This design comes from an exercise in tuning for small area and a short achievable clock period on the open sky130 flow, not from production work. The RTL was checked by simulation tests, not by an equivalence proof against the original design. Not every run is shown, and edits may drop behaviour that the tests do not exercise.

## flow/design.v in outline (module list and top-level ports)
// module CalcDeterminant: 7567 lines
// module FA: 4 lines
// module HA: 4 lines
// module DeterminantTopModule: 16 lines
module DeterminantTopModule(clk, reset, SW, LED,
                             E00, E01, E02, 
                             E10, E11, E12, 
                             E20, E21, E22, 
                             determinant);
  // ...
==> flow/flow/run.sh <==
#!/bin/bash
set -euo pipefail
export BUFFER_PORTS_ARGS="-buffer_cell sky130_fd_sc_hd__buf_2"
bash standard.sh > standard_flow.log 2>&1
==> flow/standard.sh <==
#!/bin/bash
# synth_recipe.tcl (not shown) runs the flow's synth.tcl, then flattens the netlist and writes it again
# the make line also repeats each setting of config.mk as NAME=value (left out here)
make -C /OpenROAD-flow-scripts/flow DESIGN_CONFIG=/design/flow/config.mk WORK_HOME=/design/flow/orfs CLKGATE_MAP_FILE= SYNTH_SCRIPT=/design/flow/synth_recipe.tcl "${@:-finish}"
==> flow/config.mk <==
export PLATFORM = sky130hd
export DESIGN_NAME = DeterminantTopModule
export DESIGN_NICKNAME = DeterminantTopModule
export VERILOG_FILES = /design/flow/design.v
export SDC_FILE = /design/flow/constraint.sdc
export NUM_CORES = 4
export LEC_CHECK = 0
export ABC_AREA = 1
export CAP_MARGIN = 20
export CORE_MARGIN = 2
export CORE_UTILIZATION = 50
export SLEW_MARGIN = 20
export SYNTH_HIERARCHICAL = 1
export SYNTH_MINIMUM_KEEP_SIZE = 0
==> flow/constraint.sdc <==
create_clock -name core_clock -period 24.0 [get_ports {clk}]
set_input_delay 4.8000 -clock core_clock [delete_from_list [all_inputs] [get_ports {clk}]]
set_output_delay 4.8000 -clock core_clock [all_outputs]
set_load 0.01 [all_outputs]
### Power grid, run 1

Bar = 100 um. Pins as bars on the die edge. Tap cells in grey.
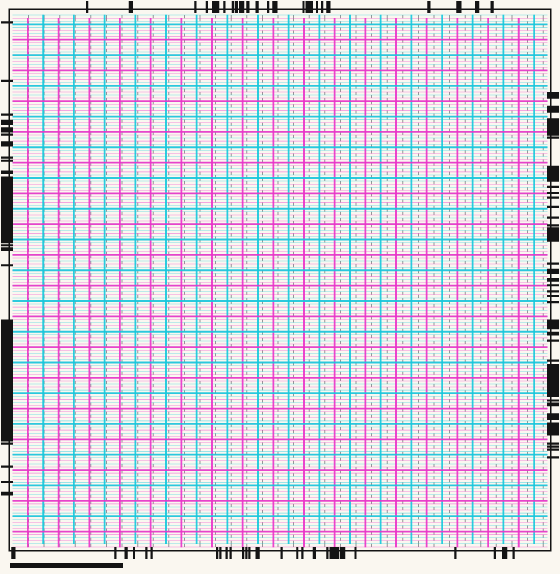
magenta -> VSS
cyan -> VDD
met5 straps = 34
met1 rails = 174
tap cells = 2975
area of the placeable core: 223000 sq um
die height: 478 um

### Placed cells, one colour a class, run 1

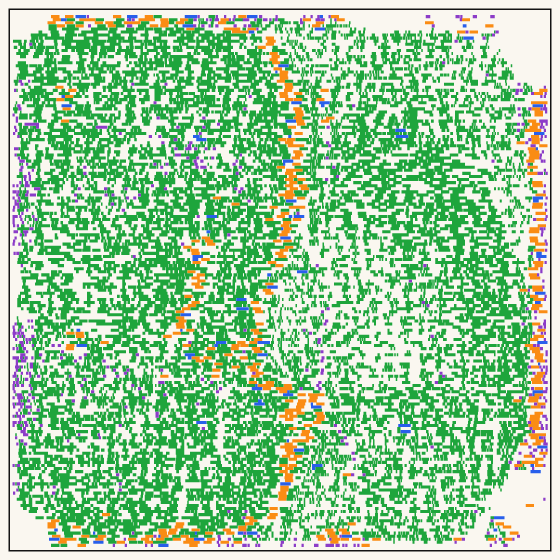
purple -> other buffers and delay cells  # cells 639, share of their area 3.5%
blue -> clock drivers and dummy loads  # cells 97, share of their area 1.6%
green -> all other logic  # cells 11479, share of their area 87%
orange -> flip-flops  # cells 416, share of their area 7.5%
proportion of cell area occupied by registers: 7.24%
total number of placement rows: 173

### Clock distribution, run 1

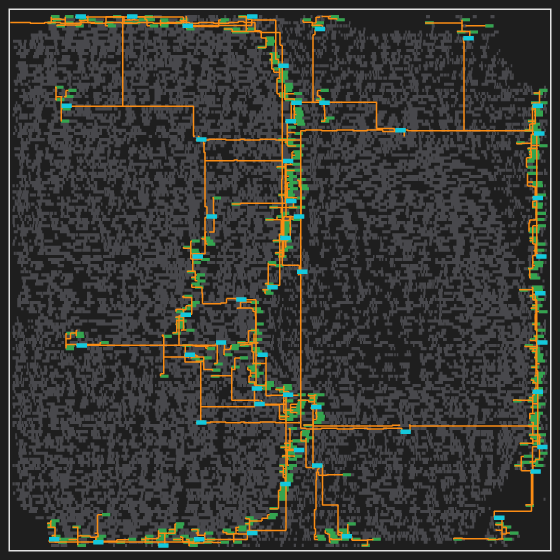
orange -> clock wires  # length 7740 um
cyan -> cells driving clock nets  # count 52
green -> flip-flops  # count 416
flops lie = all over the die
routed clock nets = 53
maximum clock skew at final layout: 0.0711 ns
worst skew pair latency: 0.78 ns

==> qor.txt, run 1 <==
SETUP PATH
--------------------------------------------------------------------------------
Depth of the worst register-to-register path                                  29
Reg-to-reg slack, setup                                                 14.50 ns
Largest fanout of any net on the critical path                                20
Critical Setup Path Class                                           input pin to flop
Worst endpoint data arrival time                                        11.40 ns
CP endpoint kind                                                            flop
Type of element launching the critical path                            input pin
Required time of the critical path                                      24.62 ns

TIMING
--------------------------------------------------------------------------------
Fin. Hold Viols                                                                0
Unrepaired setup endpoints after global routing                            false
Final worst hold slack                                                   1.27 ns
Max Transition Viols Final                                                     0
Period Utilization, post-route                                             44.9%
Shortest period the worst path allows                                   10.77 ns
Number of failing setup endpoints in the final timing report                   0
Final sum of negative setup slack                                           0 ns
Slew at the pin with the worst max-slew slack                            1.30 ns
Maximum clock frequency                                               0.0928 GHz
Rel. slew slack                                                            13.2%
Setup slack of the critical path after layout                           13.23 ns

YOSYS
--------------------------------------------------------------------------------
Simple logic cell fraction of the synthesized area                         13.8%
Cell variety after synth                                                      43
Leading cell type by number of instances after synthesis            sky130_fd_sc_hd__nand2_1
Post-synth EDFFs                                                               0
Total of warnings raised by yosys                                              7
Ranking of synthesized cells by area                                sky130_fd_sc_hd__fa_1, sky130_fd_sc_hd__xor2_1, sky130_fd_sc_hd__o22ai_1
Share of cell area taken by muxes after synthesis                             0%
Flops & latches, synth                                                       416
Cell type with the highest aggregate area in the netlist            sky130_fd_sc_hd__fa_1
Nets in the synthesized netlist                                            15800
Share of async-settable or async-resettable flops after synthesis          7.69%
Top cells by count, synth                                           sky130_fd_sc_hd__nand2_1, sky130_fd_sc_hd__fa_1, sky130_fd_sc_hd__xor2_1
Synth Area in XOR/XNOR                                                     16.4%
Adder-Cell Fraction of Synth Area                                          42.1%
Most instantiated flip-flop cell in the synthesis netlist           sky130_fd_sc_hd__dfxtp_1
Portion of the post-synthesis area used by sequential elements             7.56%
Cell Area, Synth                                                    112000 sq um
Post-Syn Area per Cell                                                8.62 sq um
Syn Inst Count                                                             13000
Synthesized-area fraction occupied by ao, oa, aoi and oai cells            13.0%
Area fraction of the dominant cell type after synthesis                    39.2%
Combinational family with the most area after synthesis              adder cells

DRT
--------------------------------------------------------------------------------
Total via count in the routed design                                      108000
Initial DRC count                                                          16200
Routed WL per cell                                                       35.5 um
Routed via count divided by cell count                                      6.92
Total length of routed wires                                           554000 um
DR pass1 iterations                                                           10
Number of nets still failing antenna checks after routing                      0
Post-route DRC                                                                 0

PLACED DESIGN
--------------------------------------------------------------------------------
Number of buffer cells added on primary ports                                337
Final Wtd Congestion                                                        1.05
Worst slack at placement                                                12.98 ns
Total instance count after detailed placement                              15500
Estimated wirelength of the detail-placed design                       385000 um

LAYOUT
--------------------------------------------------------------------------------
Non-clock buffering overhead                                               3.41%
ClkCell Share                                                              1.50%
Number of standard cells in the layout, taps in and fillers out            15600
Most frequent cells in the layout                                   sky130_fd_sc_hd__fa_1, sky130_fd_sc_hd__nand2_1, sky130_fd_sc_hd__xor2_1
Non-clk bufs                                                                 639
Fraction of final layout cells with drive strength greater than 1          7.87%
Layout overhead on the synthesized area                                    4.62%
Multi-input combinational cell count                                       10600
Number of flip-flops and latches                                             416
Top cell category                                                   multi-input gates
Fraction of standard cell area in multi-input logic                        81.8%
Final Net Count                                                            15300
Sequential cell area in the final layout                              8500 sq um
Inserted Diodes                                                               10
Logic inverters                                                              887
Count of filler cells inserted in the layout                               20800
Multi-input combinational cell area                                  96100 sq um
Most common library cell in the layout ignoring fill and taps       sky130_fd_sc_hd__fa_1
Number of clock-tree buffers in the layout                                    72

CLOCK TREE
--------------------------------------------------------------------------------
CTS clock-pin slew for the worst setup and hold paths                    0.06 ns
CTS sink cnt                                                                 416
Post-cts gate resize count                                                     0
Clock tree from TritonCTS                                                  built
Count of hold buffers inserted by post-cts repair                              0
# Post-CTS Setup Buffers                                                       0
Root buf cell                                                       sky130_fd_sc_hd__clkbuf_16
Maximum root-to-sink buffer count                                              3
CTS Buf Count                                                                 52
H-Tree Level Count                                                             2

GLOBAL ROUTING
--------------------------------------------------------------------------------
Pin count of the biggest net entering global routing                          63
First-pass GRT wire length                                             778000 um
Vias in the first global route                                            109000
Initial antenna violation count                                               12
GR Overflow Total                                                              0
GRT Util Overall                                                           47.4%

HOLD PATH
--------------------------------------------------------------------------------
Number of stages on the worst hold path                                        5
HP Class                                                            flop to flop

FLOORPLAN
--------------------------------------------------------------------------------
Width of the chip                                                         478 um
Number of top-level design ports                                             341
Initial Utilization                                                        50.4%
N_taps                                                                      2975
Die area                                                            228000 sq um

RUN STATUS
--------------------------------------------------------------------------------
Outcome                                                 timing/DRC/antenna clean

RUN
--------------------------------------------------------------------------------
Number of maximum-capacitance violations                                       0

[run 1: metrics by stage]
stage,instance area [sq um],utilization [%]
2_1_floorplan,112000,-
5_1_grt,117000,52.7
4_1_cts,117000,52.7
3_5_place_dp,116000,51.9
3_3_place_gp,116000,51.9
6_report,117000,52.7
[run 1: worst max-delay path: stages]
cell and delay [ns]:
sky130_fd_sc_hd__buf_2 0.62, sky130_fd_sc_hd__clkinv_1 1.09, sky130_fd_sc_hd__o21ai_2 1.33, sky130_fd_sc_hd__o22ai_1 0.19, sky130_fd_sc_hd__xor2_1 0.23, sky130_fd_sc_hd__fa_1 0.53, sky130_fd_sc_hd__fa_1 0.65, sky130_fd_sc_hd__fa_1 0.50
sky130_fd_sc_hd__fa_1 0.53, sky130_fd_sc_hd__fa_1 0.40, sky130_fd_sc_hd__fa_1 0.49
[run 1: layer usage]
layer	GRT usage (%)	wire [um]
met1	54.9	185000
met2	68.3	230000
met3	17.8	77200
met4	42.2	62500
met5	0.441	135
## Run 2: what changed since run 1
==> flow/flow/run.sh (replaced) <==
#!/bin/bash
set -euo pipefail
export BUFFER_PORTS_ARGS="-buffer_cell sky130_fd_sc_hd__buf_2"
export SETUP_SLACK_MARGIN=14.5
bash standard.sh > standard_flow.log 2>&1
### Wiring by layer, run 2

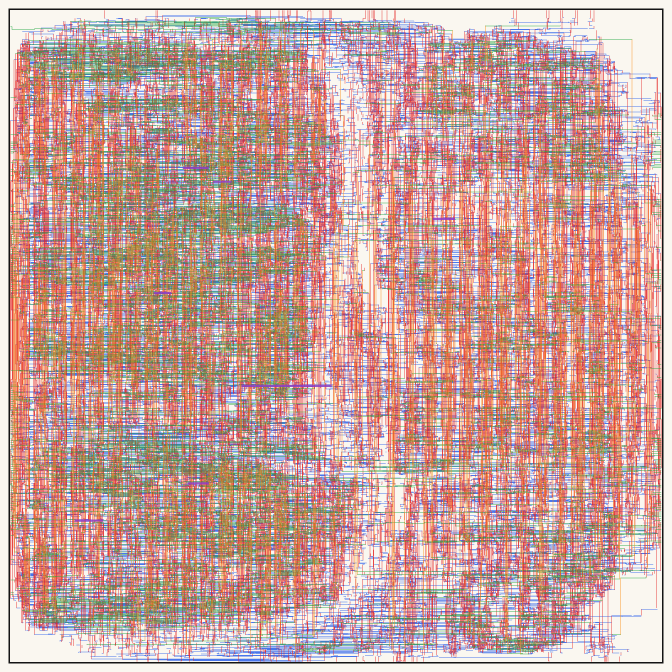
green -> met3  # wire length 73.9 mm
blue -> met1  # wire length 184 mm
red -> met2  # wire length 229 mm
purple -> met5  # wire length 153 um
orange -> met4  # wire length 65.0 mm
Routed WL per cell: 35.3 um
GRT Util Overall: 47.1%
total via count in the routed design: 108000
total length of routed wires: 552000 um

==> run 2 against run 1 <==
Compared with the run above: via count decreased by 0.38%; global-route usage fell by 0.32 points; maximum frequency is 9.9% higher; non-clock buffer count is 19 higher; cell count is 0.15% higher; clock skew decreased by 0.0065 ns; critical path type is now input pin to output port.
==> qor.txt, run 2 <==
CLOCK TREE
--------------------------------------------------------------------------------
CTS clock-pin slew for the worst setup and hold paths                    0.07 ns   about the same
Clock tree from TritonCTS                                                  built
CTS Buf Count                                                                 50   -3.8%
Post-cts gate resize count                                                    52   +52
# Post-CTS Setup Buffers                                                       9   +9
CTS sink cnt                                                                 416   unchanged

GLOBAL ROUTING
--------------------------------------------------------------------------------
Pin count of the biggest net entering global routing                          62   -1.6%
GR Overflow Total                                                              0   unchanged
Initial antenna violation count                                               19   +7
Vias in the first global route                                            108000   -0.62%

PLACED DESIGN
--------------------------------------------------------------------------------
Number of buffer cells added on primary ports                                337   unchanged
Final Wtd Congestion                                                        1.02   -2.3%

SETUP PATH
--------------------------------------------------------------------------------
Peak per-stage delay on the critical path                                0.11 ns   -1.22 ns
Critical Setup Path Class                                           input pin to output port
Master of the slowest instance on the critical path                 sky130_fd_sc_hd__buf_6
Buffering stage count on the worst path with inverters included                2   unchanged
Gate family responsible for the most delay along the worst path     buffers and inverters
Depth of the worst register-to-register path                                  27   -6.9%
Type of element launching the critical path                            input pin
Largest fanout of any net on the critical path                                 2   -90%
Crit-path most repeated cell                                        sky130_fd_sc_hd__buf_6
Worst endpoint data arrival time                                         5.00 ns   -6.40 ns
Reg-to-reg slack, setup                                                 14.86 ns   +0.36 ns
Critical-path cell list                                             buf_6 > buf_6

LAYOUT
--------------------------------------------------------------------------------
Final Net Count                                                            15400   +0.14%
Most common library cell in the layout ignoring fill and taps       sky130_fd_sc_hd__fa_1
Fraction of final layout cells with drive strength greater than 1          8.03%   +0.16 points

TIMING
--------------------------------------------------------------------------------
Maximum clock frequency                                                0.102 GHz   +9.9%
Period Utilization, post-route                                             40.8%   -4.0 points
Shortest period the worst path allows                                    9.80 ns   -0.970 ns
Fin. Hold Viols                                                                0   unchanged

YOSYS
--------------------------------------------------------------------------------
Cell Area, Synth                                                    112000 sq um   unchanged
Total of warnings raised by yosys                                              7   unchanged
Nets in the synthesized netlist                                            15800   unchanged
Top cells by count, synth                                           sky130_fd_sc_hd__nand2_1, sky130_fd_sc_hd__fa_1, sky130_fd_sc_hd__xor2_1
Portion of the post-synthesis area used by sequential elements             7.56%   unchanged
Cell variety after synth                                                      43   unchanged
Share of async-settable or async-resettable flops after synthesis          7.69%   unchanged
Post-synth EDFFs                                                               0   unchanged
Post-Syn Area per Cell                                                8.62 sq um   unchanged
Ranking of synthesized cells by area                                sky130_fd_sc_hd__fa_1, sky130_fd_sc_hd__xor2_1, sky130_fd_sc_hd__o22ai_1
Area fraction of the dominant cell type after synthesis                    39.2%   unchanged
Cell type with the highest aggregate area in the netlist            sky130_fd_sc_hd__fa_1

DRT
--------------------------------------------------------------------------------
Top Metal Used                                                              met5
Post-route DRC                                                                 0   unchanged
Initial DRC count                                                          16000   -1.3%
Routed via count divided by cell count                                      6.88   -0.53%
DR pass1 iterations                                                            9   -1

HOLD PATH
--------------------------------------------------------------------------------
HP Class                                                            flop to flop

FLOORPLAN
--------------------------------------------------------------------------------
Die area                                                            228000 sq um   unchanged
Number of top-level design ports                                             341   unchanged
Total number of placement rows                                               173   unchanged
Width of the chip                                                         478 um   unchanged

RUN STATUS
--------------------------------------------------------------------------------
Outcome                                                 timing/DRC/antenna clean

### Placed cells, one colour a class, run 2

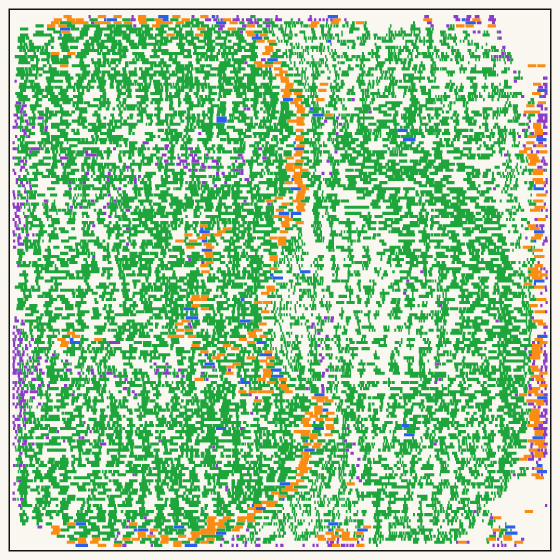
blue -> clock drivers and dummy loads  # cells 93, share of their area 1.5%
green -> all other logic  # cells 11483, share of their area 87%
purple -> other buffers and delay cells  # cells 658, share of their area 4.0%
orange -> flip-flops  # cells 416, share of their area 7.4%
Final Cell Area: 118000 sq um
post-layout util: 53.0%
proportion of cell area occupied by registers: 7.20%

run 2: cell counts after synthesis:
Identical to the previous run, type by type.
run 2: kinds of logic (layout without fill, tap and decap cells):
kind of cell,Yosys count,after routing,share of synthesized area [%]
DFF,416,416,7.56
xor gates and xnor gates,2094,2094,16.4
and+or+nand+nor,3654,3654,13.8
other,0,15,0
AOI/OAI and AO/OA,2392,2396,13.0
adders and majority gates,2452,2452,42.1
buffers and inverters,2011,1638,7.21
run 2: layout make-up:
class                           instances  area, sq um  share of cell area, %
Inverter                              887         3360                   2.85
Antenna cell                           15         37.5                 0.0318
Timing Repair Buffer                  658         4530                   3.84
Clock inverter                         28          375                  0.318
Multi-Input combinational cell      10600        96100                   81.4
Clock buffer                           65         1370                   1.16
Sequential cell                       416         8500                   7.20
Tap cell                             2975         3720                   3.15
run 2: per-stage QoR:
stage	area, sq um	instances	utilization (%)
final	118000	15600	53.0
after global routing	118000	15600	53.0
after CTS	118000	15600	52.8
after detailed placement	116000	15500	51.9
after global placement	115000	15500	51.8
after floorplan	112000	13000	-
## Run 3: what changed since run 2
==> flow/flow/run.sh (replaced) <==
#!/bin/bash
set -euo pipefail
export BUFFER_PORTS_ARGS="-buffer_cell sky130_fd_sc_hd__buf_2"
export SETUP_SLACK_MARGIN=14.1
bash standard.sh > standard_flow.log 2>&1
### Clock distribution, run 3

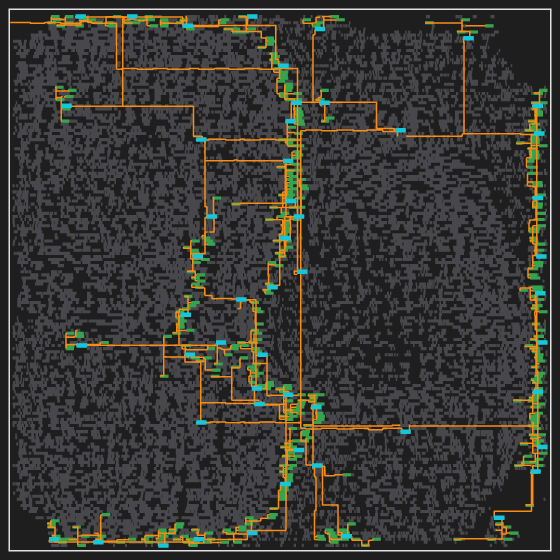
orange -> clock wires  # length 7740 um
green -> flip-flops  # count 416
cyan -> cells driving clock nets  # count 52
flops lie = all over the die
routed clock nets = 53
worst skew pair latency: 0.77 ns
maximum clock skew at final layout: 0.0714 ns

==> run 3 against run 2 <==
Compared with the run above: critical endpoint is now one.m1_r2[31]; critical path depth rose by 10; global-route usage rose by 0.38 points; worst hold slack improved by 0.0041 ns; synthesized cell count did not move; count of clock-buffer cells in the layout rose by 7.
==> qor.txt, run 3 <==
LAYOUT
--------------------------------------------------------------------------------
Fraction of final layout cells with drive strength greater than 1          7.89%   -0.14 points
Final Net Count                                                            15300   -0.12%
Most common library cell in the layout ignoring fill and taps       sky130_fd_sc_hd__fa_1
Final Cell Area                                                     117000 sq um   -0.47%

SETUP PATH
--------------------------------------------------------------------------------
Largest fanout of any net on the critical path                                62   +60
Depth of the worst register-to-register path                                  30   +11%
Peak per-stage delay on the critical path                                0.87 ns   +0.76 ns
Worst endpoint data arrival time                                        10.64 ns   +5.64 ns
Gate family responsible for the most delay along the worst path      adder cells
Critical Setup Path Class                                           input pin to flop
Master of the slowest instance on the critical path                 sky130_fd_sc_hd__buf_4
Critical-path cell list                                             buf_2 > inv_2 > buf_4 > nand2_2 > o22ai_1 > xor2_1 > fa_1 > fa_1 > fa_1 > fa_1 > fa_1 > fa_1
Buffering stage count on the worst path with inverters included                3   +1
Reg-to-reg slack, setup                                                 14.50 ns   -0.36 ns
Crit-path most repeated cell                                        sky130_fd_sc_hd__fa_1
Type of element launching the critical path                            input pin

DRT
--------------------------------------------------------------------------------
Total via count in the routed design                                      108000   +0.40%
Routed via count divided by cell count                                      6.92   +0.53%
Initial DRC count                                                          16700   +4.4%
DR pass1 iterations                                                           10   +1
Top Metal Used                                                              met5
Post-route DRC                                                                 0   unchanged

PLACED DESIGN
--------------------------------------------------------------------------------
Number of buffer cells added on primary ports                                337   unchanged
Final Wtd Congestion                                                        1.05   +2.3%
Cell area after placement                                           116000 sq um   about the same

CLOCK TREE
--------------------------------------------------------------------------------
CTS Buf Count                                                                 52   +4.0%
# Post-CTS Setup Buffers                                                       0   -9
CTS clock-pin slew for the worst setup and hold paths                    0.06 ns   about the same
Post-cts gate resize count                                                     2   -96%
Clock tree from TritonCTS                                                  built
CTS sink cnt                                                                 416   unchanged

YOSYS
--------------------------------------------------------------------------------
Cell variety after synth                                                      43   unchanged
Combinational family with the most area after synthesis              adder cells
Top cells by count, synth                                           sky130_fd_sc_hd__nand2_1, sky130_fd_sc_hd__fa_1, sky130_fd_sc_hd__xor2_1
Ranking of synthesized cells by area                                sky130_fd_sc_hd__fa_1, sky130_fd_sc_hd__xor2_1, sky130_fd_sc_hd__o22ai_1
Area fraction of the dominant cell type after synthesis                    39.2%   unchanged
Cell Area, Synth                                                    112000 sq um   unchanged
Adder-Cell Fraction of Synth Area                                          42.1%   unchanged
Simple logic cell fraction of the synthesized area                         13.8%   unchanged
Synth Area in XOR/XNOR                                                     16.4%   unchanged
Synthesized-area fraction occupied by ao, oa, aoi and oai cells            13.0%   unchanged
Share of cell area taken by muxes after synthesis                             0%   unchanged
Flops & latches, synth                                                       416
Total of warnings raised by yosys                                              7   unchanged
Cell type with the highest aggregate area in the netlist            sky130_fd_sc_hd__fa_1
Nets in the synthesized netlist                                            15800   unchanged
Portion of the post-synthesis area used by sequential elements             7.56%   unchanged
Post-Syn Area per Cell                                                8.62 sq um   unchanged
Share of async-settable or async-resettable flops after synthesis          7.69%   unchanged
Post-synth EDFFs                                                               0   unchanged

FLOORPLAN
--------------------------------------------------------------------------------
Number of top-level design ports                                             341   unchanged
Total number of placement rows                                               173   unchanged
Die area                                                            228000 sq um   unchanged
Width of the chip                                                         478 um   unchanged

TIMING
--------------------------------------------------------------------------------
Shortest period the worst path allows                                   10.02 ns   +0.220 ns
Max Transition Viols Final                                                     0
Fin. Hold Viols                                                                0   unchanged
Period Utilization, post-route                                             41.8%   +0.91 points
Maximum clock frequency                                               0.0998 GHz   -2.2%

RUN STATUS
--------------------------------------------------------------------------------
Outcome                                                 timing/DRC/antenna clean

GLOBAL ROUTING
--------------------------------------------------------------------------------
GRT Util Overall                                                           47.5%   +0.38 points
Vias in the first global route                                            109000   +0.55%
GR Overflow Total                                                              0   unchanged
Met1 usage in global routing                                               55.1%
Initial antenna violation count                                               18   -1

HOLD PATH
--------------------------------------------------------------------------------
HP Class                                                            flop to flop

### Wiring by layer, run 3

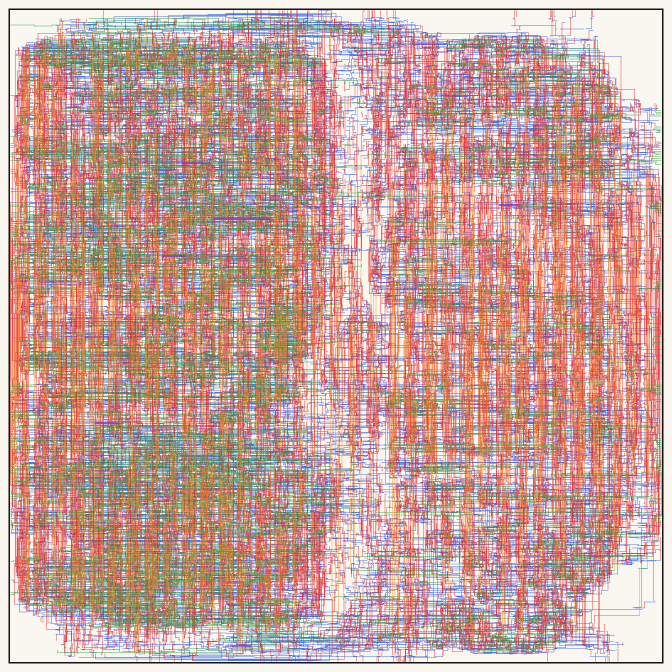
Routed WL per cell: 35.6 um
total length of routed wires: 555000 um

==> run 3: area by class of cell <==
class                           instances  area [sq um]  area share, %
Antenna cell                           11          27.5         0.0234
Clock buffer                           72          1450           1.23
Clock inverter                         25           319          0.272
Inverter                              887          3350           2.85
Multi-Input combinational cell      10600         96100           81.8
Sequential cell                       416          8500           7.23
Tap cell                             2975          3720           3.17
Timing Repair Buffer                  641          4060           3.45
==> run 3: stage by stage <==
| stage | hold slack [ns] | util (%) | setup WS [ns] | std cells |
|---|---|---|---|---|
| floorplan | 0.761 | - | 14.28 | 13000 |
| global placement | 1.24 | 51.9 | 12.99 | 15500 |
| detailed placement | 1.25 | 51.9 | 12.98 | 15500 |
| CTS | 1.27 | 52.7 | 14.12 | 15600 |
| global route | 1.32 | 52.7 | 14.15 | 15600 |
| finish | 1.26 | 52.7 | 13.98 | 15600 |
==> run 3: cell families (layout without fill, tap and decap cells) <==
group / after synthesis / after routing
DFF: 416 / 416
other: 0 / 11
and+or+nand+nor: 3654 / 3654
buffers and inverters: 2011 / 1625
AOI/OAI and AO/OA: 2392 / 2393
xor gates and xnor gates: 2094 / 2094
adders and majority gates: 2452 / 2452
==> run 4: too many edits to list; what changed since run 3 <==
flow/design.v: 7592 -> 7670 lines; modules unchanged: 3
  CalcDeterminant: edited, 7567 -> 7645 lines
==> flow/flow/run.sh (replaced) <==
#!/bin/bash
set -euo pipefail
export BUFFER_PORTS_ARGS="-buffer_cell sky130_fd_sc_hd__buf_2"
export SETUP_SLACK_MARGIN=14.5
bash standard.sh > standard_flow.log 2>&1
### Cell placement, run 4

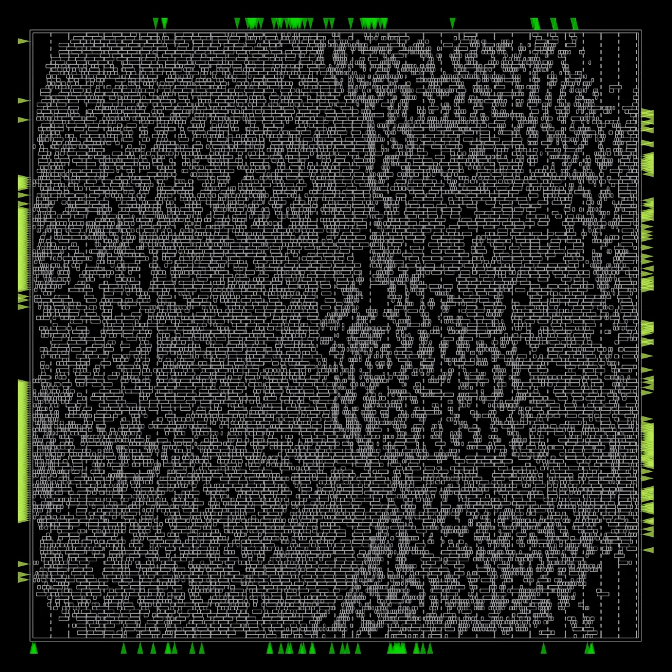
area of the placeable core: 222000 sq um
n_taps: 2975
number of flip-flops and latches: 359
number of standard cells in the layout, taps in and fillers out: 15600

==> run 4 against run 3 <==
Compared with the run above: global-route usage up 0.34 points; first-iteration DRC count shrank 2.7%; setup slack gained 0.22 ns; critical path type is now input pin to output port; clock skew fell by 0.034 ns; synthesized area decreased by 0.93%; maximum frequency is 2.2% higher; cell count decreased by 0.11%.
==> qor.txt, run 4 <==
RUN STATUS
--------------------------------------------------------------------------------
Outcome                                                 timing/DRC/antenna clean

FLOORPLAN
--------------------------------------------------------------------------------
Number of top-level design ports                                             341   unchanged
Initial Utilization                                                        50.2%
Total number of placement rows                                               173   unchanged
Width of the chip                                                         476 um   -0.46%
Die height                                                                476 um
Die area                                                            226000 sq um   -0.92%

GLOBAL ROUTING
--------------------------------------------------------------------------------
Pin count of the biggest net entering global routing                          62
Initial antenna violation count                                               15   -3
Vias in the first global route                                            108000   -0.78%
Met1 usage in global routing                                               54.9%   -0.21 points
First-pass GRT wire length                                             772000 um
GR met3 Demand/Resource                                                    16.8%
GRT Util Overall                                                           47.8%   +0.34 points
GR Overflow Total                                                              0   unchanged
Most used routing layer                                                     met2
Met2 capacity usage during global routing                                  68.7%

LAYOUT
--------------------------------------------------------------------------------
Most common library cell in the layout ignoring fill and taps       sky130_fd_sc_hd__fa_1
Fraction of final layout cells with drive strength greater than 1          7.65%   -0.24 points
Post-layout util                                                           52.8%   about the same
Most frequent cells in the layout                                   sky130_fd_sc_hd__fa_1, sky130_fd_sc_hd__nand2_1, sky130_fd_sc_hd__xor2_1
Layout overhead on the synthesized area                                    5.18%
Final Net Count                                                            15400   +0.17%
Final Cell Area                                                     117000 sq um   -0.46%

SETUP PATH
--------------------------------------------------------------------------------
Critical Setup Path Class                                           input pin to output port
Number of stages on the worst setup path                                       2
Type of element launching the critical path                            input pin
Master of the slowest instance on the critical path                 sky130_fd_sc_hd__buf_6
Critical-path cell list                                             buf_6 > buf_6
Reg-to-reg slack, setup                                                 14.76 ns   +0.26 ns
Buffering stage count on the worst path with inverters included                2   -1
Crit-path most repeated cell                                        sky130_fd_sc_hd__buf_6
Worst endpoint data arrival time                                         5.00 ns   -5.64 ns
Gate family responsible for the most delay along the worst path     buffers and inverters
CP endpoint kind                                                     output port
Peak per-stage delay on the critical path                                0.11 ns   -0.76 ns
Required time of the critical path                                      19.20 ns
Depth of the worst register-to-register path                                  28   -6.7%
Largest fanout of any net on the critical path                                 2   -97%

DRT
--------------------------------------------------------------------------------
Post-route DRC                                                                 0   unchanged
Total via count in the routed design                                      108000   -0.45%
Met1 Routed Length                                                     184000 um
Top Metal Used                                                              met5
Total length of routed wires                                           552000 um   -0.68%
Met3 wirelength from detailed routing                                   73200 um
Routed via count divided by cell count                                      6.89   -0.34%
Routed WL per cell                                                       35.4 um   -0.57%
DR pass1 iterations                                                            9   -1
Number of nets still failing antenna checks after routing                      0
Initial DRC count                                                          16200   -2.7%
Met2 WL post-DR                                                        228000 um

CLOCK TREE
--------------------------------------------------------------------------------
CTS sink cnt                                                                 359   -14%
Clock tree from TritonCTS                                                  built
H-Tree Level Count                                                             2
CTS Buf Count                                                                 45   -13%
Count of hold buffers inserted by post-cts repair                              0
CTS clock-pin slew for the worst setup and hold paths                    0.06 ns   about the same
Maximum root-to-sink buffer count                                              3
Root buf cell                                                       sky130_fd_sc_hd__clkbuf_16
Worst skew pair latency                                                  0.71 ns   -0.06 ns

HOLD PATH
--------------------------------------------------------------------------------
Number of stages on the worst hold path                                        5
HP Class                                                            flop to flop

PLACED DESIGN
--------------------------------------------------------------------------------
Estimated wirelength of the detail-placed design                       383000 um
Cell area after placement                                           115000 sq um   -0.75%
Final Wtd Congestion                                                        1.03   -1.8%
Number of buffer cells added on primary ports                                337   unchanged
Total instance count after detailed placement                              15500   -0.19%
Worst slack at placement                                                13.06 ns   +0.0769 ns

TIMING
--------------------------------------------------------------------------------
Shortest period the worst path allows                                    9.80 ns   -0.219 ns
Slew at the pin with the worst max-slew slack                            1.26 ns
Final sum of negative setup slack                                           0 ns
Maximum clock frequency                                                0.102 GHz   +2.2%
Rel. slew slack                                                            15.8%
Fin. Hold Viols                                                                0   unchanged
Period Utilization, post-route                                             40.9%   -0.91 points
Max Transition Viols Final                                                     0   unchanged
Final worst hold slack                                                   1.23 ns   -0.0267 ns
Maximum clock skew at final layout                                     0.0376 ns   -0.0338 ns
Setup slack of the critical path after layout                           14.20 ns   +0.219 ns
Number of failing setup endpoints in the final timing report                   0
Unrepaired setup endpoints after global routing                             true

YOSYS
--------------------------------------------------------------------------------
Portion of the post-synthesis area used by sequential elements             6.61%   -0.96 points
Combinational family with the most area after synthesis              adder cells
Cell variety after synth                                                      42   -2.3%
Syn Inst Count                                                             13000
Adder-Cell Fraction of Synth Area                                          42.8%   +0.78 points
Flops & latches, synth                                                       359   -14%
Leading cell type by number of instances after synthesis            sky130_fd_sc_hd__nand2_1
Share of cell area taken by muxes after synthesis                             0%   unchanged
Cell Area, Synth                                                    111000 sq um   -0.93%
Area fraction of the dominant cell type after synthesis                    39.6%   +0.31 points
Post-synth EDFFs                                                               0   unchanged
Cell type with the highest aggregate area in the netlist            sky130_fd_sc_hd__fa_1
Share of async-settable or async-resettable flops after synthesis          8.91%   +1.2 points
Most instantiated flip-flop cell in the synthesis netlist           sky130_fd_sc_hd__dfxtp_1
Simple logic cell fraction of the synthesized area                         13.7%   -0.081 points
Top cells by count, synth                                           sky130_fd_sc_hd__nand2_1, sky130_fd_sc_hd__fa_1, sky130_fd_sc_hd__xor2_1
Nets in the synthesized netlist                                            15800   +0.0063%
Ranking of synthesized cells by area                                sky130_fd_sc_hd__fa_1, sky130_fd_sc_hd__xor2_1, sky130_fd_sc_hd__o22ai_1
Synth Area in XOR/XNOR                                                     16.5%   +0.11 points
Total of warnings raised by yosys                                              7   unchanged
Post-Syn Area per Cell                                                8.56 sq um   -0.66%
Synthesized-area fraction occupied by ao, oa, aoi and oai cells            13.2%   +0.24 points

RUN
--------------------------------------------------------------------------------
Number of maximum-capacitance violations                                       0

### Clock distribution, run 4

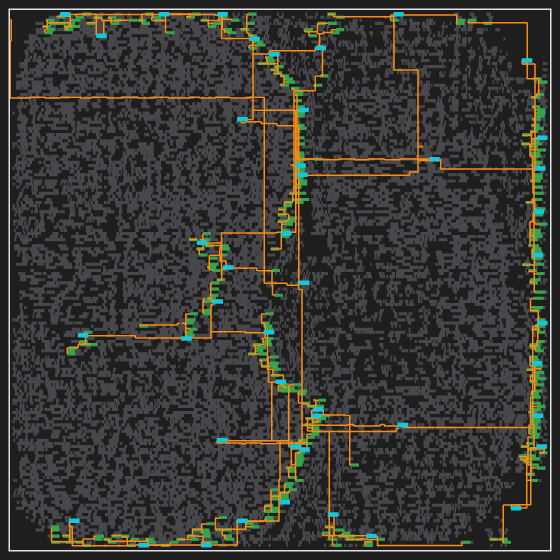
cyan -> cells driving clock nets  # count 45
green -> flip-flops  # count 359
orange -> clock wires  # length 6950 um
flops lie = all over the die

[run 4: changes by cell type after synthesis, sizes merged, moves of 19 or more]
cell,delta
ha,+39
dfxtp,-57
inv,-40
clkbuf,+53
buf,-51
o211ai,+19
[run 4: worst min-delay path, stage by stage (launching register included)]
cell and delay (ns):
sky130_fd_sc_hd__dfxtp_1 0.29, sky130_fd_sc_hd__buf_4 0.28, sky130_fd_sc_hd__nand2_1 0.15, sky130_fd_sc_hd__xor2_1 0.17
sky130_fd_sc_hd__ha_1 0.15, sky130_fd_sc_hd__ha_1 0.13
[run 4: layout make-up]
cell class / count / area, sq um
Fill cell: 20700 / 105000
Multi-Input combinational cell: 10600 / 96500
Sequential cell: 359 / 7360
Timing Repair Buffer: 670 / 4590
Tap cell: 2975 / 3720
Inverter: 865 / 3280
Clock buffer: 55 / 1190
Clock inverter: 27 / 293
Antenna cell: 12 / 30.0
[run 4: repair_timing]
item / in CTS / in global routing
endpoints found under the hold margin: 0 / 0
setup endpoints to repair: 130 / 72
setup buffers: 9 / 15
gates cloned: 5 / 1
pin swaps: 7 / 6
resized for setup: 65 / 45
## Run 5: large edit since run 4, in outline
flow/design.v: 7670 -> 8690 lines; modules unchanged: 3
  CalcDeterminant: edited, 7645 -> 8665 lines
### Placed cells, one colour a class, run 5

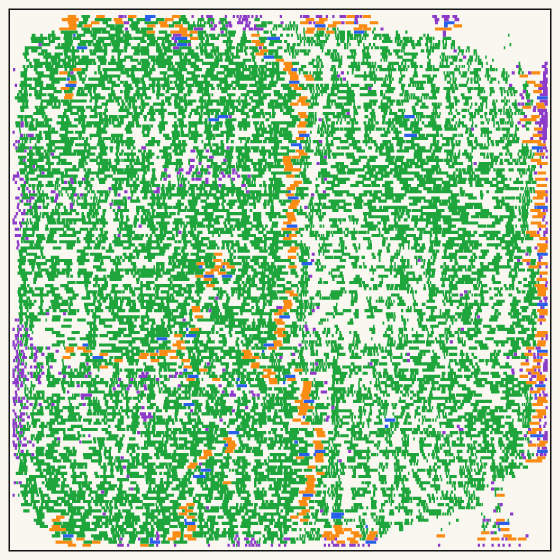
purple -> other buffers and delay cells  # cells 686, share of their area 4.2%
green -> all other logic  # cells 10955, share of their area 88%
blue -> clock drivers and dummy loads  # cells 88, share of their area 1.5%
orange -> flip-flops  # cells 359, share of their area 6.6%
Final Cell Area: 114000 sq um
proportion of cell area occupied by registers: 6.44%
total number of placement rows: 170
area of the placeable core: 215000 sq um
post-layout util: 53.1%

==> run 5 against run 4 <==
Compared with the run above: still clean; count of clock-buffer cells in the layout grew 12; non-clock buffer count grew 16; synthesized cell count shrank 4.5%; first-iteration DRC count shrank 4.1%; via count shrank 3.8%.
==> qor.txt, run 5 <==
RUN STATUS
--------------------------------------------------------------------------------
Outcome                                                 timing/DRC/antenna clean

YOSYS
--------------------------------------------------------------------------------
Ranking of synthesized cells by area                                sky130_fd_sc_hd__fa_1, sky130_fd_sc_hd__xor2_1, sky130_fd_sc_hd__o22ai_1
Total of warnings raised by yosys                                              7   unchanged
Portion of the post-synthesis area used by sequential elements             6.78%   +0.18 points
Cell type with the highest aggregate area in the netlist            sky130_fd_sc_hd__fa_1
Cell variety after synth                                                      42   unchanged
Post-synth EDFFs                                                               0   unchanged
Most instantiated flip-flop cell in the synthesis netlist           sky130_fd_sc_hd__dfxtp_1
Syn Inst Count                                                             12400   -4.5%
Nets in the synthesized netlist                                            15200   -3.7%
Post-Syn Area per Cell                                                8.74 sq um   +2.0%
Area fraction of the dominant cell type after synthesis                    40.9%   +1.4 points
Share of async-settable or async-resettable flops after synthesis          8.91%   unchanged
Leading cell type by number of instances after synthesis            sky130_fd_sc_hd__fa_1
Top cells by count, synth                                           sky130_fd_sc_hd__fa_1, sky130_fd_sc_hd__nand2_1, sky130_fd_sc_hd__xor2_1
Cell Area, Synth                                                    108000 sq um   -2.6%
Flops & latches, synth                                                       359   unchanged

SETUP PATH
--------------------------------------------------------------------------------
Buffering stage count on the worst path with inverters included                2   unchanged
Type of element launching the critical path                            input pin
Depth of the worst register-to-register path                                  30   +7.1%
Peak per-stage delay on the critical path                                0.11 ns   about the same
Largest fanout of any net on the critical path                                 2   unchanged
CP endpoint kind                                                     output port
Reg-to-reg slack, setup                                                 14.87 ns   +0.11 ns
Number of stages on the worst setup path                                       2   unchanged
Gate family responsible for the most delay along the worst path     buffers and inverters
Master of the slowest instance on the critical path                 sky130_fd_sc_hd__buf_6
Crit-path most repeated cell                                        sky130_fd_sc_hd__buf_6
Worst endpoint data arrival time                                         5.00 ns   about the same
Critical Setup Path Class                                           input pin to output port
Required time of the critical path                                      19.20 ns   about the same
Critical-path cell list                                             buf_6 > buf_6

TIMING
--------------------------------------------------------------------------------
Maximum clock frequency                                                0.102 GHz   about the same
Final worst hold slack                                                   1.23 ns   -0.00226 ns
Max Transition Viols Final                                                     0   unchanged
Period Utilization, post-route                                             40.8%   about the same
Fin. Hold Viols                                                                0   unchanged
Setup slack of the critical path after layout                           14.20 ns   +0.00120 ns
Unrepaired setup endpoints after global routing                             true
Final sum of negative setup slack                                           0 ns   unchanged
Shortest period the worst path allows                                    9.80 ns   -0.00120 ns
Rel. slew slack                                                            14.2%   -1.5 points
Number of failing setup endpoints in the final timing report                   0   unchanged
Slew at the pin with the worst max-slew slack                            1.28 ns   +0.0164 ns

PLACED DESIGN
--------------------------------------------------------------------------------
Worst slack at placement                                                12.88 ns   -0.176 ns
Final Wtd Congestion                                                        1.02   -0.27%
Cell area after placement                                           112000 sq um   -2.4%
Number of buffer cells added on primary ports                                337   unchanged
Estimated wirelength of the detail-placed design                       369000 um   -3.6%
Total instance count after detailed placement                              14800   -4.4%

CLOCK TREE
--------------------------------------------------------------------------------
Count of hold buffers inserted by post-cts repair                              0   unchanged
H-Tree Level Count                                                             2   unchanged
CTS Buf Count                                                                 48   +6.7%
CTS clock-pin slew for the worst setup and hold paths                    0.06 ns   about the same
CTS sink cnt                                                                 359   unchanged
Maximum root-to-sink buffer count                                              3   unchanged
Post-cts gate resize count                                                    52   -20%
Clock tree from TritonCTS                                                  built
# Post-CTS Setup Buffers                                                      18   +9
Root buf cell                                                       sky130_fd_sc_hd__clkbuf_16

FLOORPLAN
--------------------------------------------------------------------------------
Width of the chip                                                         469 um   -1.3%
Number of top-level design ports                                             341   unchanged
Initial Utilization                                                        50.4%   +0.20 points
Die height                                                                469 um   -1.3%
Die area                                                            220000 sq um   -2.6%

GLOBAL ROUTING
--------------------------------------------------------------------------------
Initial antenna violation count                                               13   -2
Met1 usage in global routing                                               54.6%   -0.35 points
Met2 capacity usage during global routing                                  67.7%   -1.1 points
GR Overflow Total                                                              0   unchanged
GR met3 Demand/Resource                                                    16.9%   +0.090 points
Most used routing layer                                                     met2
First-pass GRT wire length                                             747000 um   -3.3%
Vias in the first global route                                            105000   -3.0%
GRT Util Overall                                                           47.0%   -0.80 points
Pin count of the biggest net entering global routing                          56   -9.7%

DRT
--------------------------------------------------------------------------------
Routed via count divided by cell count                                      6.92   +0.45%
Met3 wirelength from detailed routing                                   72500 um   -0.94%
Total via count in the routed design                                      103000   -3.8%
DR pass1 iterations                                                            9   unchanged
Post-route DRC                                                                 0   unchanged
Met1 Routed Length                                                     175000 um   -4.8%
Met2 WL post-DR                                                        218000 um   -4.4%
Initial DRC count                                                          15600   -4.1%
Number of nets still failing antenna checks after routing                      0   unchanged
Top Metal Used                                                              met5
Total length of routed wires                                           530000 um   -4.0%
Routed WL per cell                                                       35.4 um   +0.28%

HOLD PATH
--------------------------------------------------------------------------------
HP Class                                                            flop to flop
Number of stages on the worst hold path                                        4   -1

LAYOUT
--------------------------------------------------------------------------------
Final Net Count                                                            14800   -3.4%
Fraction of final layout cells with drive strength greater than 1          7.99%   +0.34 points
Most frequent cells in the layout                                   sky130_fd_sc_hd__fa_1, sky130_fd_sc_hd__nand2_1, sky130_fd_sc_hd__xor2_1
Count of filler cells inserted in the layout                               19800   -4.4%
Number of standard cells in the layout, taps in and fillers out            14900   -4.3%
Most common library cell in the layout ignoring fill and taps       sky130_fd_sc_hd__fa_1
Layout overhead on the synthesized area                                    5.50%

RUN
--------------------------------------------------------------------------------
Number of maximum-capacitance violations                                       0   unchanged

### Clock distribution, run 5

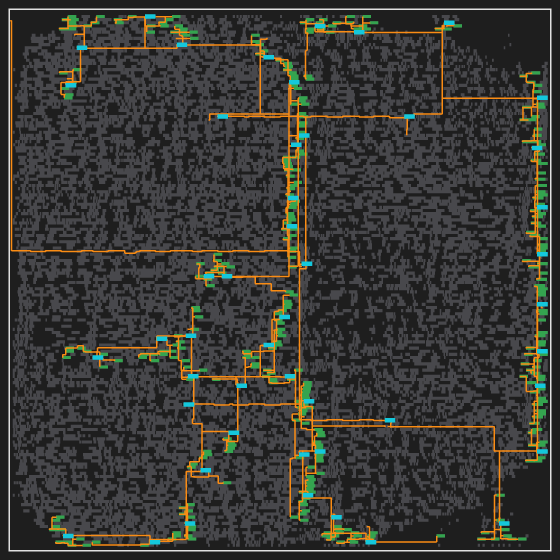
worst skew pair latency: 0.73 ns
maximum clock skew at final layout: 0.0635 ns

[run 5: changes by cell type after synthesis, moves of 37 or more]
| cell | change |
|---|---|
| sky130_fd_sc_hd__nand2_1 | -98 |
| sky130_fd_sc_hd__inv_1 | -120 |
| sky130_fd_sc_hd__o211ai_1 | -97 |
| sky130_fd_sc_hd__xor2_1 | -37 |
| sky130_fd_sc_hd__nor2_1 | -40 |
| sky130_fd_sc_hd__o22ai_1 | +46 |
| sky130_fd_sc_hd__buf_2 | -48 |
| sky130_fd_sc_hd__o21ai_0 | -131 |
| sky130_fd_sc_hd__nand3_1 | -60 |
| sky130_fd_sc_hd__nand4_1 | -42 |
[run 5: cell type report]
class	instances	area (sq um)	share of cell area (%)
Clock inverter	21	288	0.252
Inverter	756	2880	2.52
Tap cell	2838	3550	3.11
Timing Repair Buffer	686	4670	4.09
Antenna cell	12	30.0	0.0263
Multi-Input combinational cell	10200	94200	82.4
Sequential cell	359	7350	6.44
Clock buffer	67	1320	1.16
[run 5: cell families after synthesis]
kind of cell    share of synthesized area (%)
flops                                    6.78
xor+xnor                                 16.6
simple gates                             12.9
buf+inv                                  6.70
compound gates                           12.8
fa+ha+maj                                44.2
## Run 6: large edit since run 5, in outline
flow/design.v: 8690 -> 8630 lines; modules unchanged: 3
  CalcDeterminant: edited, 8665 -> 8605 lines
### Power grid, run 6

Bar = 100 um. Pins as bars on the die edge. Tap cells in grey.
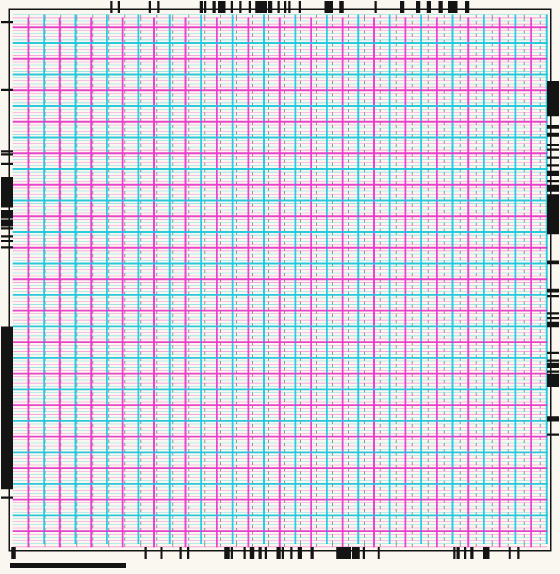
cyan -> VDD
magenta -> VSS
met4 straps = 34
signal pins = 341

==> run 6 against run 5 <==
Compared with the run above: still clean; cell count decreased by 12%; synthesized area down 1.3%; first-iteration DRC count decreased by 8.3%; worst hold slack got worse by 0.18 ns; final area fell by 2.0%; synthesized cell count decreased by 13%; wire length decreased by 3.3%; clock skew decreased by 0.015 ns; critical path depth unchanged; critical endpoint is now LED[11].
==> qor.txt, run 6 <==
YOSYS
--------------------------------------------------------------------------------
Cell variety after synth                                                      37   -12%
Cell type with the highest aggregate area in the netlist            sky130_fd_sc_hd__fa_1
Adder-Cell Fraction of Synth Area                                          45.6%   +1.3 points
Portion of the post-synthesis area used by sequential elements             6.87%   +0.087 points
Leading cell type by number of instances after synthesis            sky130_fd_sc_hd__xor2_1
Nets in the synthesized netlist                                            13600   -11%
Syn Inst Count                                                             10700   -13%
Area fraction of the dominant cell type after synthesis                    42.3%   +1.3 points
Share of cell area taken by muxes after synthesis                             0%   unchanged
Post-Syn Area per Cell                                                9.95 sq um   +14%
Synth Area in XOR/XNOR                                                     20.6%   +4.0 points
Ranking of synthesized cells by area                                sky130_fd_sc_hd__fa_1, sky130_fd_sc_hd__xor2_1, sky130_fd_sc_hd__o22ai_1
Most instantiated flip-flop cell in the synthesis netlist           sky130_fd_sc_hd__dfxtp_1
Share of async-settable or async-resettable flops after synthesis          8.91%   unchanged
Combinational family with the most area after synthesis              adder cells
Flops & latches, synth                                                       359   unchanged
Top cells by count, synth                                           sky130_fd_sc_hd__xor2_1, sky130_fd_sc_hd__fa_1, sky130_fd_sc_hd__o22ai_1

GLOBAL ROUTING
--------------------------------------------------------------------------------
Vias in the first global route                                             97900   -6.6%
Met1 usage in global routing                                               52.7%   -1.9 points
First-pass GRT wire length                                             713000 um   -4.5%
Pin count of the biggest net entering global routing                          57   +1.8%
GR met3 Demand/Resource                                                    18.4%   +1.5 points
Met2 capacity usage during global routing                                  66.1%   -1.6 points
GRT Util Overall                                                           46.1%   -0.90 points
GR Overflow Total                                                              0   unchanged
Most used routing layer                                                     met2

CLOCK TREE
--------------------------------------------------------------------------------
H-Tree Level Count                                                             2   unchanged
Root buf cell                                                       sky130_fd_sc_hd__clkbuf_16
Worst skew pair latency                                                  0.73 ns   about the same
CTS sink cnt                                                                 359   unchanged
CTS Buf Count                                                                 48   unchanged
Clock tree from TritonCTS                                                  built
Maximum root-to-sink buffer count                                              3   unchanged

SETUP PATH
--------------------------------------------------------------------------------
Buffering stage count on the worst path with inverters included                2   unchanged
CP endpoint kind                                                     output port
Worst endpoint data arrival time                                         5.01 ns   about the same
Depth of the worst register-to-register path                                  29   -3.3%
Required time of the critical path                                      19.20 ns   about the same
Critical Setup Path Class                                           input pin to output port
Largest fanout of any net on the critical path                                 2   unchanged
Master of the slowest instance on the critical path                 sky130_fd_sc_hd__buf_6
Reg-to-reg slack, setup                                                 14.55 ns   -0.32 ns
Peak per-stage delay on the critical path                                0.11 ns   about the same
Number of stages on the worst setup path                                       2   unchanged

TIMING
--------------------------------------------------------------------------------
Fin. Hold Viols                                                                0   unchanged
Final sum of negative setup slack                                           0 ns   unchanged
Max Transition Viols Final                                                     0   unchanged
Maximum clock frequency                                                0.102 GHz   about the same
Final worst hold slack                                                   1.05 ns   -0.184 ns
Slew at the pin with the worst max-slew slack                            1.25 ns   -0.0302 ns
Maximum clock skew at final layout                                     0.0484 ns   -0.0150 ns
Unrepaired setup endpoints after global routing                             true
Period Utilization, post-route                                             40.9%   about the same
Rel. slew slack                                                            16.8%   +2.6 points
Setup slack of the critical path after layout                           14.19 ns   -0.00290 ns

PLACED DESIGN
--------------------------------------------------------------------------------
Number of buffer cells added on primary ports                                337   unchanged
Final Wtd Congestion                                                        1.02   -0.37%
Total instance count after detailed placement                              13100   -12%

DRT
--------------------------------------------------------------------------------
Initial DRC count                                                          14300   -8.3%
DR pass1 iterations                                                           10   +1
Routed via count divided by cell count                                      7.15   +3.3%
Total via count in the routed design                                       94500   -8.7%
Met3 wirelength from detailed routing                                   71900 um   -0.94%
Total length of routed wires                                           512000 um   -3.3%
Met2 WL post-DR                                                        211000 um   -3.0%
Post-route DRC                                                                 0   unchanged
Number of nets still failing antenna checks after routing                      0   unchanged
Met1 Routed Length                                                     168000 um   -3.7%
Routed WL per cell                                                       38.8 um   +9.3%
Top Metal Used                                                              met5

FLOORPLAN
--------------------------------------------------------------------------------
Initial Utilization                                                        50.4%   about the same
Die height                                                                466 um   -0.63%
Die area                                                            218000 sq um   -1.2%
Number of top-level design ports                                             341   unchanged
Width of the chip                                                         466 um   -0.63%

LAYOUT
--------------------------------------------------------------------------------
Most frequent cells in the layout                                   sky130_fd_sc_hd__xor2_1, sky130_fd_sc_hd__fa_1, sky130_fd_sc_hd__o22ai_1
Number of standard cells in the layout, taps in and fillers out            13200   -12%
Layout overhead on the synthesized area                                    4.71%
Final Net Count                                                            13200   -11%
Fraction of final layout cells with drive strength greater than 1          11.6%   +3.6 points

HOLD PATH
--------------------------------------------------------------------------------
HP Class                                                            flop to flop

RUN
--------------------------------------------------------------------------------
Number of maximum-capacitance violations                                       0   unchanged

RUN STATUS
--------------------------------------------------------------------------------
Outcome                                                 timing/DRC/antenna clean

### Placed cells, one colour a class, run 6

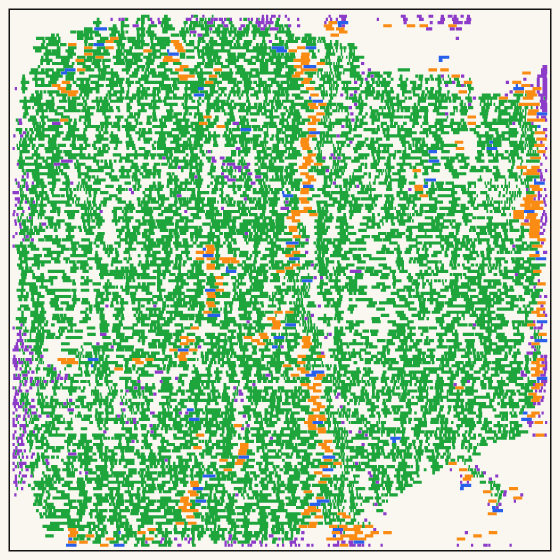
purple -> other buffers and delay cells  # cells 642, share of their area 4.2%
orange -> flip-flops  # cells 359, share of their area 6.8%
green -> all other logic  # cells 9286, share of their area 87%
blue -> clock drivers and dummy loads  # cells 85, share of their area 1.6%

[run 6: cell types whose count changed after synthesis, sizes merged, moves of 215 or more]
cell    previous run  this run
nand2           2120       960
nand3            862        61
xor2            2039      2490
buf              350       795
clkbuf           734       310
o22ai           1911      2294
o21ai            223         8
[run 6: timing repair]
| item | in CTS | in global routing |
|---|---|---|
| gates cloned | 0 | 1 |
| endpoints found under the setup margin | 148 | 80 |
| pin swaps | 0 | 2 |
| setup buffers | 13 | 7 |
| gates resized for setup | 104 | 93 |
[run 6: layout make-up]
type	count	area (sq um)	area share, %
clock inverters	32	487	0.435
flip-flops and latches	359	7370	6.58
repair buffers	642	4510	4.03
clock buffers	53	1250	1.12
diodes	16	40.0	0.0358
multi-input cells	8692	92500	82.6
inverters	594	2330	2.08
well taps	2821	3530	3.15
[run 6: per-stage QoR]
step / instance area (sq um) / util (%)
2_1_floorplan: 107000 / -
3_3_place_gp: 109000 / 51.4
3_5_place_dp: 109000 / 51.4
4_1_cts: 111000 / 52.5
5_1_grt: 112000 / 52.7
6_report: 112000 / 52.7

==> layout pictures side by side <==
Wiring by layer.
(a)
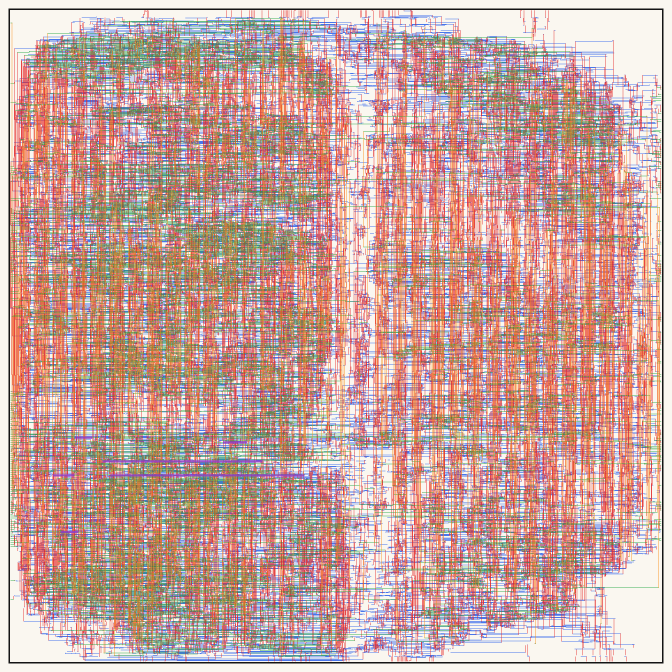
(b)
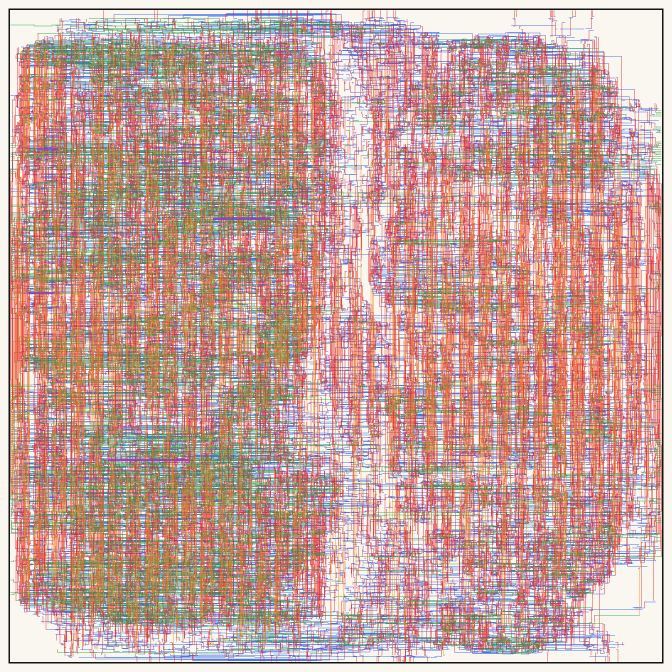
(a) -> run 5
(b) -> run 1

Key to (b):
green -> met3  # wire length 77.2 mm
purple -> met5  # wire length 136 um
orange -> met4  # wire length 62.5 mm
blue -> met1  # wire length 185 mm
red -> met2  # wire length 230 mm

re-timing with driven ports:
The flow's constraints put no driver on any port. The routed layouts listed below were extracted and timed again, unchanged, in two steps.
Step 1: set_driving_cell puts a clkbuf_16 on clk and a buf_2 on each other input, an assumption about the parent block.
Step 2 adds t to the input delays and takes it off the output delays; t is the mean of the earliest and latest rising clock arrival at the registers after step 1. Input paths then give back, and output paths get back, about the clock's delay inside the block.
Slacks: ideal / step 1 / step 2; pairs: ideal / step 1.
| run | shift t [ns] | setup slack, ns | pins driven straight from the clock port |
|---|---|---|---|
| run 1 | 0.837 | 13.227 / 13.226 / 12.389 | 1 |
| run 2 | 0.837 | 14.196 / 14.152 / 13.541 | 1 |
| run 3 | 0.840 | 13.977 / 14.056 / 13.216 | 1 |
| run 4 | 0.803 | 14.196 / 14.158 / 13.591 | 1 |
| run 5 | 0.806 | 14.197 / 14.156 / 13.507 | 1 |
| run 6 | 0.806 | 14.194 / 14.152 / 13.674 | 1 |
After both steps setup and hold are still met in every run listed. The setup slack of run 1, which loses most, moves by -0.001 ns with the drivers and by -0.838 ns with both steps.
